Background: an optimization exercise with open tools, aiming at small area, a short achievable clock period and few clock cycles per item. Do not read the settings as production practice. Only simulation tests tie the RTL to the original design; equivalence was not proved. No activity file was given, so power comes from the tool's default toggle rates.

===== run.sh =====
#!/bin/bash
# synth_recipe.tcl (not shown) runs the flow's synth.tcl, then flattens the netlist and writes it again
# the make line also repeats each setting of config.mk as NAME=value (left out here)
make -C /OpenROAD-flow-scripts/flow DESIGN_CONFIG=/design/flow/config.mk WORK_HOME=/design/flow/orfs CLKGATE_MAP_FILE= SYNTH_SCRIPT=/design/flow/synth_recipe.tcl finish

===== design.v =====
`timescale 1ns / 1ps
module invsqrt_pipe_init (clk, rstn, backprn, valid, number, x2, y, ready, error_out);
input wire clk;
input wire rstn;
input wire valid;
input wire [31:0] number;
input wire backprn;
output reg [30:0] x2;
output reg [30:0] y;
output reg ready;
output reg error_out;
wire [22:0] M_in;
wire [7:0] E_in_x2;
wire [30:0] num_shifted;
wire error;
assign M_in = number[22:0];
assign E_in_x2 = number[30:23] - 1;
assign num_shifted = (number >> 1);
assign error = ((number == 31'h00000000) || (number[30:23] == 8'hFF)|| (number[31] == 1'b1)) ? 1'b1 : 1'b0;
always @(posedge clk) begin
    if(rstn == 1'b0) begin
        ready <= 0;
        error_out <= 0;
    end else begin
        if(backprn == 1'b0) begin
            y <= y;
            x2 <= x2;
            ready <= ready;
            error_out <= error_out;
        end else begin
            if(valid == 1'b1) begin
                y <= 32'h5f3759df - num_shifted;
                x2 <= {E_in_x2, M_in};
                ready <= 1;
                error_out <= error;
            end else begin
                y <= y;
                x2 <= x2;
                ready <= 0;
                error_out <= 0;
            end
        end
    end
end
endmodule
`timescale 1ns / 1ps
module fp_mul_multiply_pipe (clk, rstn, backprn, valid, float_in_1, float_in_2, float_out_2, M_mul, E_mul, ready, error_in, error_out);
input wire clk;
input wire rstn;
input wire valid;
input wire [30:0] float_in_1;
input wire [30:0] float_in_2;
input wire error_in;
input wire backprn;
output reg [30:0] float_out_2;
output reg [47:0] M_mul;
output reg signed [7:0] E_mul;
output reg ready;
output reg error_out;
wire signed [7:0] E1, E2, Etmp1, Etmp2;
wire [22:0] M1, M2;
assign E1 = float_in_1[30:23] - 127;
assign E2 = float_in_2[30:23] - 127;
assign M1 = float_in_1[22:0];
assign M2 = float_in_2[22:0];
always @(posedge clk) begin
    if(rstn == 1'b0) begin
        ready <= 1'b0;
        error_out <= 1'b0;
    end else begin
        if(backprn == 1'b0) begin 
            float_out_2 <= float_out_2;
            M_mul <= M_mul;
            E_mul <= E_mul;
            ready <= ready;
            error_out <= error_out;
        end else begin
            if(valid == 1'b1) begin
                float_out_2 <= float_in_2;
                M_mul <= {1'b1, M1} * {1'b1, M2};
                E_mul <= E1 + E2;
                ready <= 1'b1;
                error_out <= error_in;
            end else begin
                float_out_2 <= float_out_2;
                M_mul <= M_mul;
                E_mul <= E_mul;
                ready <= 1'b0;
                error_out <= 1'b0;
            end
        end
    end
end
endmodule
`timescale 1ns / 1ps
module fp_mul_correction_pipe (clk, rstn, backprn, valid, M_in_mul, E_in_mul, float_in_2, float_out_cor, float_out_2, ready, error_in, error_out);
parameter END = 0;
input wire clk;
input wire rstn;
input wire valid;
input wire [47:0] M_in_mul;
input wire signed [7:0] E_in_mul;
input wire [30:0] float_in_2;
input wire error_in; 
output reg error_out;
input wire backprn;
output reg [30:0] float_out_cor;
output reg [30:0] float_out_2;
output reg ready;
wire [22:0] M_trunc, M_cor;
wire overflow;
wire signed [7:0] E_cor;
reg [46:0] M_overflow;
reg signed [7:0] E_overflow;
generate begin
    if (END == 0) begin
        assign overflow = M_trunc[22];
        assign M_cor = M_overflow[45:23];
        assign E_cor = E_overflow + 127;
    end else begin
        assign overflow = (error_in == 0) ?  M_trunc[22] : 1'b0;
        assign M_cor = (error_in == 0) ? M_overflow[45:23] : 23'hFFFFFF;
        assign E_cor = (error_in == 0) ? (E_overflow + 127) : 8'hFF;
    end
end
endgenerate
assign M_trunc = M_overflow[22:0];
always @(posedge clk) begin
    if(rstn == 1'b0) begin
        ready <= 1'b0;
        error_out <= 1'b0;
    end else begin
        if(backprn == 1'b0) begin
            float_out_2 <= float_out_2;
            ready <= ready;
            error_out <= error_out;
            float_out_cor <= float_out_cor;
        end else begin
            if(valid == 1'b1) begin
                float_out_2 <= float_in_2;
                ready <= 1'b1;
                error_out <= error_in;
                float_out_cor[30:23] <= E_cor;
                if(overflow == 1'b1)
                    float_out_cor[22:0] <= M_cor + 1;
                else
                    float_out_cor[22:0] <= M_cor;
            end else begin
                float_out_cor <= float_out_cor;
                float_out_2 <= float_out_2;
                ready <= 1'b0;
                error_out <= 0;
            end
        end
    end
end
always @* begin
    if(M_in_mul[47] == 1'b1) begin
        M_overflow = M_in_mul >> 1;
        E_overflow = E_in_mul + 1;
    end else begin
        M_overflow = M_in_mul;
        E_overflow = E_in_mul;
    end
end
endmodule
`timescale 1ns / 1ps
module fp_mul_pipe (clk, rstn, backprn, valid, float_in_1, float_in_2, float_out, float_out_delay, ready, error_in, error_out);
parameter END = 0;
input wire clk;
input wire rstn;
input wire valid;
input wire [30:0] float_in_1;
input wire [30:0] float_in_2;
input wire error_in;
input wire backprn;
output wire [30:0] float_out;
output wire [30:0] float_out_delay;
output wire ready;
output wire error_out;
wire [47:0] M_mul;
wire signed [7:0] E_mul;
wire [30:0] float_delay;
wire valid_p;
wire error_mid;
fp_mul_multiply_pipe multiply(clk, rstn, backprn, valid, float_in_1, float_in_2, float_delay, M_mul, E_mul, valid_p, error_in, error_mid);
fp_mul_correction_pipe #(END) correction(clk, rstn, backprn, valid_p, M_mul, E_mul, float_delay, float_out, float_out_delay, ready, error_mid, error_out);
endmodule
`timescale 1ns / 1ps
module fp_1d5_sub_subtract_pipe (clk, rstn, backprn, valid, float_in, float_in_delay, M_sub, float_out_delay, ready, error_in, error_out);
input wire clk;
input wire rstn;
input wire valid;
input wire [30:0] float_in;
input wire [30:0] float_in_delay;
input wire error_in;
input wire backprn;
output reg [23 +3:0] M_sub;
output reg [30:0] float_out_delay;
output reg ready;
output reg error_out;
wire [1:0] E_in;
reg [23 +3:0] M_in;
wire [22:0] M;
assign E_in = float_in[24:23];
assign M = float_in[22:0];
always @(posedge clk) begin
    if(rstn == 1'b0) begin
        ready <= 1'b0;
        error_out <= 1'b0;
    end else begin
        if(backprn == 1'b0) begin
            float_out_delay <= float_out_delay;
            M_sub <= M_sub;
            ready <= ready;
            error_out <= error_out;
        end else begin
            if(valid == 1'b1) begin
                float_out_delay <= float_in_delay;
                M_sub <= ({1'b1, 23'h40_0000, 3'b000}) - M_in;
                ready <= 1'b1;
                error_out <= error_in;
            end else begin
                float_out_delay <= float_in_delay;
                M_sub <= M_sub;
                ready <= 1'b0;
                error_out <= 1'b0;
            end
        end
    end
end
always @* begin
    if (E_in == 2'b10)
        M_in = (({1'b1, M, 3'b000}) >> 1);
    else if (E_in == 2'b01)
        M_in = (({1'b1, M, 3'b000}) >> 2);
    else
        M_in = {1'b1, M, 3'b000};
end
endmodule
`timescale 1ns / 1ps
module fp_1d5_sub_correction_pipe (clk, rstn, backprn, valid, M_sub, float_in_delay, float_out, float_out_delay, ready, error_in, error_out);
input wire clk;
input wire rstn;
input wire valid;
input wire [23 +3:0] M_sub;
input wire [30:0] float_in_delay;
input wire error_in;
input wire backprn;
output reg [30:0] float_out;
output reg [30:0] float_out_delay;
output reg ready;
output reg error_out;
reg [23 +3:0] M_ov;
wire E_ov;
wire [7:0] E;
assign E = {7'b0111_111, E_ov};
assign E_ov = (M_sub[23+3] == 1'b0) ? 1'b0 : 1'b1;
always @(posedge clk) begin
    if(rstn == 1'b0) begin
        ready <= 1'b0;
        error_out <= 1'b0;
    end else begin
        if(backprn == 1'b0) begin
            float_out_delay <= float_out_delay;
            float_out <= float_out;
            ready <= ready;
            error_out <= error_out;
        end else begin
            if(valid == 1'b1) begin
                float_out_delay <= float_in_delay;
                float_out[30:23] <= E;
                ready <= 1'b1;
                error_out <= error_in;
                if (M_ov[3-1] == 1'b1)
                    float_out[22:0] <= M_ov[23+3:3] + 1;
                else
                    float_out[22:0] <= M_ov[23+3:3];
            end else begin
                float_out_delay <= float_out_delay;
                float_out <= float_out;
                ready <= 1'b0;
                error_out <= 1'b0;
            end
        end
    end
end
always @* begin
    if (M_sub[23+3] == 1'b0)
        M_ov = M_sub << 1;
    else
        M_ov = M_sub;
end
endmodule
`timescale 1ns / 1ps
module fp_sub_1d5_pipe (clk, rstn, backprn, valid, float_in, float_in_delay, float_out, float_out_delay, ready, error_in, error_out);
input wire clk;
input wire rstn;
input wire valid;
input wire [30:0] float_in;
input wire [30:0] float_in_delay;
input wire error_in;
input wire backprn;
output wire [30:0] float_out;
output wire [30:0] float_out_delay;
output wire ready;
output wire error_out;
wire [23 +3:0] M_sub;
wire [30:0] float_delay;
wire valid_p;
wire error_mid;
fp_1d5_sub_subtract_pipe   subtract  (clk, rstn, backprn, valid, float_in, float_in_delay, M_sub, float_delay, valid_p, error_in, error_mid);
fp_1d5_sub_correction_pipe correction(clk, rstn, backprn, valid_p, M_sub, float_delay, float_out, float_out_delay, ready, error_mid, error_out);
endmodule
`timescale 1ns / 1ps
module invsqrt_pipeline (clk, rstn, backprn, valid, float_in, float_out, ready);
input wire clk;
input wire rstn;
input wire valid;
input wire [31:0] float_in;
input wire backprn;
output wire [31:0] float_out;
output wire ready;
wire [30:0] y [0:3];
wire [30:0] x2, x2y, x2yy, sub_x2yy;
wire valid_p [0:3];
wire error[3:0];
assign float_out[31] = 1'b0;
invsqrt_pipe_init invsqrt_pipe_init (clk, rstn, backprn, valid,      float_in, x2, y[0], valid_p[0], error[0]);
fp_mul_pipe       mul_pipe_x2y      (clk, rstn, backprn, valid_p[0], x2, y[0], x2y, y[1], valid_p[1], error[0], error[1]);
fp_mul_pipe       mul_pipe_x2yy     (clk, rstn, backprn, valid_p[1], x2y, y[1], x2yy, y[2], valid_p[2], error[1], error[2]);
fp_sub_1d5_pipe   sub_1d5_pipe      (clk, rstn, backprn, valid_p[2], x2yy, y[2], sub_x2yy, y[3], valid_p[3], error[2], error[3]);
fp_mul_pipe #(1)  mul_pipe_sub_x2yy (clk, rstn, backprn, valid_p[3], sub_x2yy, y[3], float_out, , ready, error[3]);
endmodule
`timescale 1ns / 1ps
module invsqrt_pipeline_axiswrap(
    input wire clk,
    input wire rstn,
    input wire [31:0] S_AXIS_tdata,
    input wire [3:0] S_AXIS_tkeep,
    input wire  S_AXIS_tvalid,
    output wire S_AXIS_tready,
    input wire  S_AXIS_tlast,
    output wire [31:0] M_AXIS_tdata,
    output wire [3:0] M_AXIS_tkeep,
    output wire  M_AXIS_tvalid,
    input wire  M_AXIS_tready,
    output wire  M_AXIS_tlast
    );
localparam DELAY = 9;
wire valid;
wire [31:0] float_in;
wire [31:0] float_out;
wire ready;
wire backprn;
reg last_delay [0:DELAY-1];
assign float_in = S_AXIS_tdata;
assign S_AXIS_tready = backprn;
assign valid = S_AXIS_tvalid;
assign M_AXIS_tkeep = ready ? 4'b1111 : 4'b0000;
assign M_AXIS_tdata = float_out;
assign M_AXIS_tvalid = ready;
assign backprn = M_AXIS_tready;
assign M_AXIS_tlast = last_delay[DELAY-1];
invsqrt_pipeline invsqrt_pipe(clk, rstn, backprn, valid, float_in, float_out, ready);
integer i;
always @(posedge clk) begin
    if(rstn == 1'b0) begin
        for(i = 0; i < DELAY; i = i + 1) begin
            last_delay[i] <= 1'b0;
        end
    end else begin
        if(backprn == 1'b0) begin
            for(i = 0; i < DELAY; i = i + 1) begin
                last_delay[i] <= last_delay[i];
            end
        end else begin
            last_delay[0] <= S_AXIS_tlast;
            for(i = 1; i < DELAY; i = i + 1) begin
                last_delay[i] <= last_delay[i - 1];
            end
        end
    end
end
endmodule

===== config.mk =====
export PLATFORM = sky130hd
export DESIGN_NAME = invsqrt_pipeline_axiswrap
export DESIGN_NICKNAME = invsqrt_pipeline_axiswrap
export VERILOG_FILES = /design/flow/design.v
export SDC_FILE = /design/flow/constraint.sdc
export NUM_CORES = 4
export LEC_CHECK = 0
export CAP_MARGIN = 20
export CORE_MARGIN = 2
export CORE_UTILIZATION = 40
export SLEW_MARGIN = 20

===== constraint.sdc =====
create_clock -name core_clock -period 10.0 [get_ports {clk}]
set_input_delay 2.0000 -clock core_clock [delete_from_list [all_inputs] [get_ports {clk}]]
set_output_delay 2.0000 -clock core_clock [all_outputs]
set_load 0.01 [all_outputs]

### Selected gate families

The bar under the picture is 100 um long.
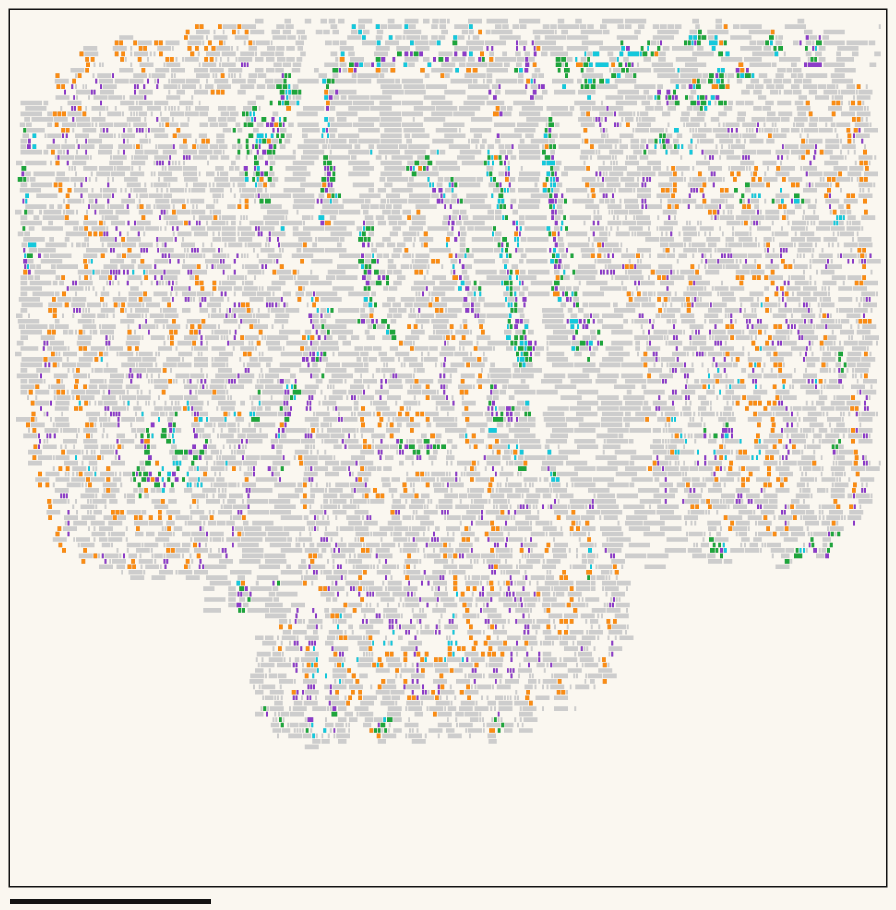
legend:
  NAND gates:
    colour: purple
    cells: 1085
    most_used: nand2_1
  AND and OR gates:
    colour: orange
    cells: 795
    most_used: and2_1
  inverting AOI/OAI gates:
    colour: green
    cells: 371
    most_used: a21oi_1
  NOR gates:
    colour: cyan
    cells: 333
    most_used: nor2_1

### Cell outlines without signal wires

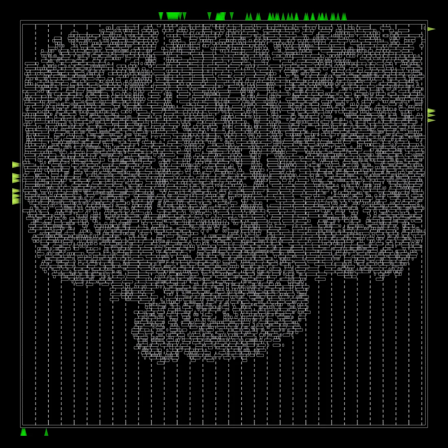
Seq cells: 488
core area: 186000 um^2
Layout fillers: 17700
# rows: 158
Seq area share: 0.179

### Signal wires by layer

Two of the layers only.
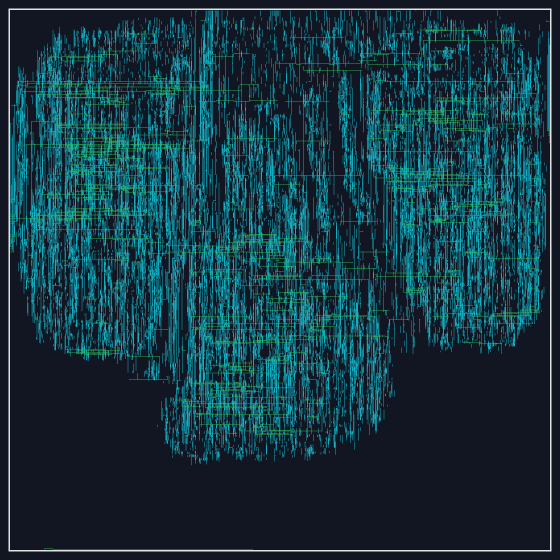
legend:
  metal 2:
    colour: cyan
    wire_length: 94.7 mm
  metal 3:
    colour: green
    wire_length: 11300 um

==> impl_metrics.csv <==
group,metric,value,unit
sta,timing.final.crit_share,0.873,
worst_setup_path,critPathMaxStageDelay,0.85,ns
run,drv_cap,0,
placement,post-place-ws,1.38,ns
drt,drc,0,
sta,maxSlewViolCount,0,
logic_synthesis,synth_common_cells,"1775 x inv_1, 1443 x fa_1, 934 x nand2_1",
power,p_int,9.55,mW
hold_path,hold_depth,0,
worst_setup_path,rrSetupSlack,1.27,ns
power,pwr_density_cell,234,nW/um^2
drt,vias,50400,
worst_setup_path,worstSetupStartpointType,"flop",
global_routing,grt-ovfl-total,0,
global_routing,grt_util_all_layers,0.208,
global_routing,grt_first_pass_wirelength,310000,um
outcome,outcome,"no timing/DRC/antenna violations",
worst_setup_path,reg2regPathDepth,24,
worst_setup_path,cp_top_family,"adder cells",
logic_synthesis,avgSynthCellArea,9.86,um^2
layout,layout.cells.non_filler,10100,
worst_setup_path,cp.arrival,9.13,ns
logic_synthesis,yosys_register_bits,488,
clock_network,cts-root-to-sink-buffers,3,
global_routing,grt_max_degree,61,
logic_synthesis,syn_nets,9600,
clock_network,cts_resized,0,
worst_setup_path,rr_endpoint,"invsqrt_pipe.mul_pipe_sub_x2yy.multiply.M_mul[45]",
sta,rsz0062_at_grt,"false",
sta,maxSlewHeadroom,0.245,
logic_synthesis,synth_seq_area_share,0.192,
clock_network,cts_tree,"yes",
floorplanning,start_util,0.403,
layout,multiInputGateArea,52500,um^2
layout,regArea,14400,um^2
layout,area_growth_syn_to_layout,7.26,%
placement,gp_congestion,0.891,
sta,finalSetupTns,0,ns
drt,drt_iter0_drc,3044,
power,ir_worst_vdd,0.748,mV
logic_synthesis,yosysTopAreaCellShare,0.386,
sta,fin_ws,1.27,ns
logic_synthesis,yosysMostFrequentCell,"inv_1",
logic_synthesis,async_flop_share,0,
floorplanning,io-pin-count,80,
sta,max_freq,115,MHz
worst_setup_path,critPathMostFrequentCell,"fa_1",
sta,finalHoldViolations,0,
worst_setup_path,path_cells,"clkinv_1, nor2_1, fa_1, fa_1, inv_1, fa_1, inv_1, fa_1, inv_1, fa_1, inv_1, fa_1, inv_1, fa_1, inv_1, ha_1, a21oi_1, o21ai_0, or3_1, o21ai_2, a21oi_1, o21ai_1, or4b_1, o211ai_1",
power,clkPwrFrac,0.107,
placement,portBuffers,74,
clock_network,clk_latency,0.65,ns
sta,setup_violations,0,
logic_synthesis,synth.distinct_cells,90,
logic_synthesis,synthTopCellsByArea,"fa_1 39%, edfxtp_1 19%, inv_1 8.9%, ha_1 8.8%, and2_1 6.2%",
placement,placed_cells,9956,
global_routing,antenna_found_initial,3,
worst_setup_path,worstPathMaxFanout,17,
hold_path,min_path_type,"reg -> reg",
drt,wl_per_cell,19.1,um
logic_synthesis,synth_edf_count,462,
sta,finClkSkew,0.0239,ns
sta,worst_pin_slew,1.13,ns
power,p_leak,37.8,nW
worst_setup_path,critical_path_buf_inv_count,7,
worst_setup_path,critical_path.endpoint,"invsqrt_pipe.mul_pipe_sub_x2yy.multiply.M_mul[45]",
logic_synthesis,syn_inst,7592,
drt,ant_nets,0,
clock_network,clock_sinks,488,
worst_setup_path,path_class,"reg -> reg",
layout,fin_nets,9538,
clock_network,cts_setup_buffers,0,
global_routing,grt_pass1_vias,55500,
floorplanning,die_y,437,um
placement,dp_hpwl,150000,um
layout,drive_gt1_frac,0.0392,
worst_setup_path,cp_slowest_cell,"edfxtp_1",
logic_synthesis,synth.largest_area_cell,"fa_1",
clock_network,h-tree-depth,2,
power,pwr-share-comb,0.733,
floorplanning,die-area,191000,um^2
worst_setup_path,cp.required,10.40,ns
power,seqPwrFrac,0.160,
floorplanning,die_w,437,um
power,switchingPower,9.22,mW
drt,vias_per_cell,5.01,
drt,dr.pass1.iters,6,
logic_synthesis,yosysWarnings,11,
worst_setup_path,worstSetupPathDepth,24,
worst_setup_path,crit_path_end_kind,"flop",
drt,wl,192000,um
clock_network,root_buffer,"clkbuf_16",
sta,min_period,8.73,ns
Testbench counts, summed over its fixed seeds: cycles 16,072, items 16,000.
[cell usage in the layout (no fill, tap or decap), types with 16 or more instances in the layout]
master,synthesis,final
mux2_2,21,21
o21a_1,17,17
nor2b_1,55,55
a31oi_1,19,19
a211oi_1,24,24
o21ai_0,85,85
a21o_1,45,45
nor2_1,211,211
edfxtp_1,462,462
inv_1,1775,1775
ha_1,524,524
nor3_1,37,37
xnor2_1,159,159
clkbuf_16,0,53
fa_1,1443,1443
and2_1,739,739
nand2_1,934,934
a21oi_1,155,155
xor2_1,93,93
nor4_1,17,16
dfxtp_1,26,26
nand3_1,82,82
and3_1,29,22
nand4_1,39,39
o21bai_1,16,16
nand2b_1,24,24
buf_4,7,150
mux2i_1,72,72
clkdlybuf4s50_1,0,73
[routing by layer]
metal  vias up  share of wire  wire [um]  global-route usage
met4         0          0.043       8200              0.0794
met2      1475           0.49      94700               0.360
met5         -              0          0                   0
li1      22700              -          -                   -
met1     25900           0.40      77600               0.263
met3       371          0.059      11300              0.0302
[final cells by class]
class,count,share of cell area
Multi-Input combinational cell,4982,0.653
Tap cell,2480,0.0386
Sequential cell,488,0.179
Clock buffer,65,0.0173
Antenna cell,3,0.0000935
Clock inverter,31,0.00484
Inverter,1782,0.0833
Timing Repair Buffer,224,0.0232
[power groups by stage]
stage	clock [mW]	sequential (mW)	combinational, mW
3_5_place_dp	0	3.06	13.7
3_3_place_gp	0	3.05	13.5
5_1_grt	2.14	3.02	15.4
4_1_cts	2.06	3.01	13.8
6_report	2.00	3.01	13.8
2_1_floorplan	0	2.98	9.82
[kinds of logic (layout without fill, tap and decap cells)]
kind of cell | after synthesis | count (layout) | synth area share
adders and majority gates | 1967 | 1967 | 0.473
AOI/OAI and AO/OA | 455 | 455 | 0.0386
buffers and inverters | 2122 | 2102 | 0.107
other | 1 | 4 | 0.0000501
and+or+nand+nor | 2213 | 2213 | 0.146
muxes | 94 | 94 | 0.0129
xor gates and xnor gates | 252 | 252 | 0.0295
DFF | 488 | 488 | 0.192
[per-stage QoR]
step	total power [mW]	util	hold WS [ns]	instance area, um^2
floorplan	12.8	-	0.400	74900
global placement	16.6	0.423	0.400	78500
detailed placement	16.8	0.423	0.405	78500
CTS	18.9	0.433	0.413	80300
global route	20.6	0.433	0.420	80300
finish	18.8	0.433	0.412	80300

## port drivers added, routing unchanged
In the flow no input, the clock included, has a driving cell. The finished layout below was timed again as built, in two steps.
Step 1 (the two cells are an assumption about what drives the block):
set clk [get_ports {clk}]
set_driving_cell -lib_cell sky130_fd_sc_hd__clkbuf_16 $clk
set_driving_cell -lib_cell sky130_fd_sc_hd__buf_2 [delete_from_list [all_inputs] $clk]
Step 2 adds t to the input delays and takes it off the output delays; t is the mean of the earliest and latest rising clock arrival at the registers after step 1. Input paths then give back, and output paths get back, about the clock's delay inside the block.
Slacks: no drivers / after step 1 / after step 2; pairs: no drivers / after step 1.
t (ns): 0.729
setup slack, ns: 1.267 / 1.267 / 1.267
latest minus earliest clock arrival (ns): 0.030 / 0.030
cell pins on the clock port's net: 1
After both steps this run still meets setup and hold. For this run, drivers alone change the setup slack by 0.000 ns; drivers and shift together by 0.000 ns.
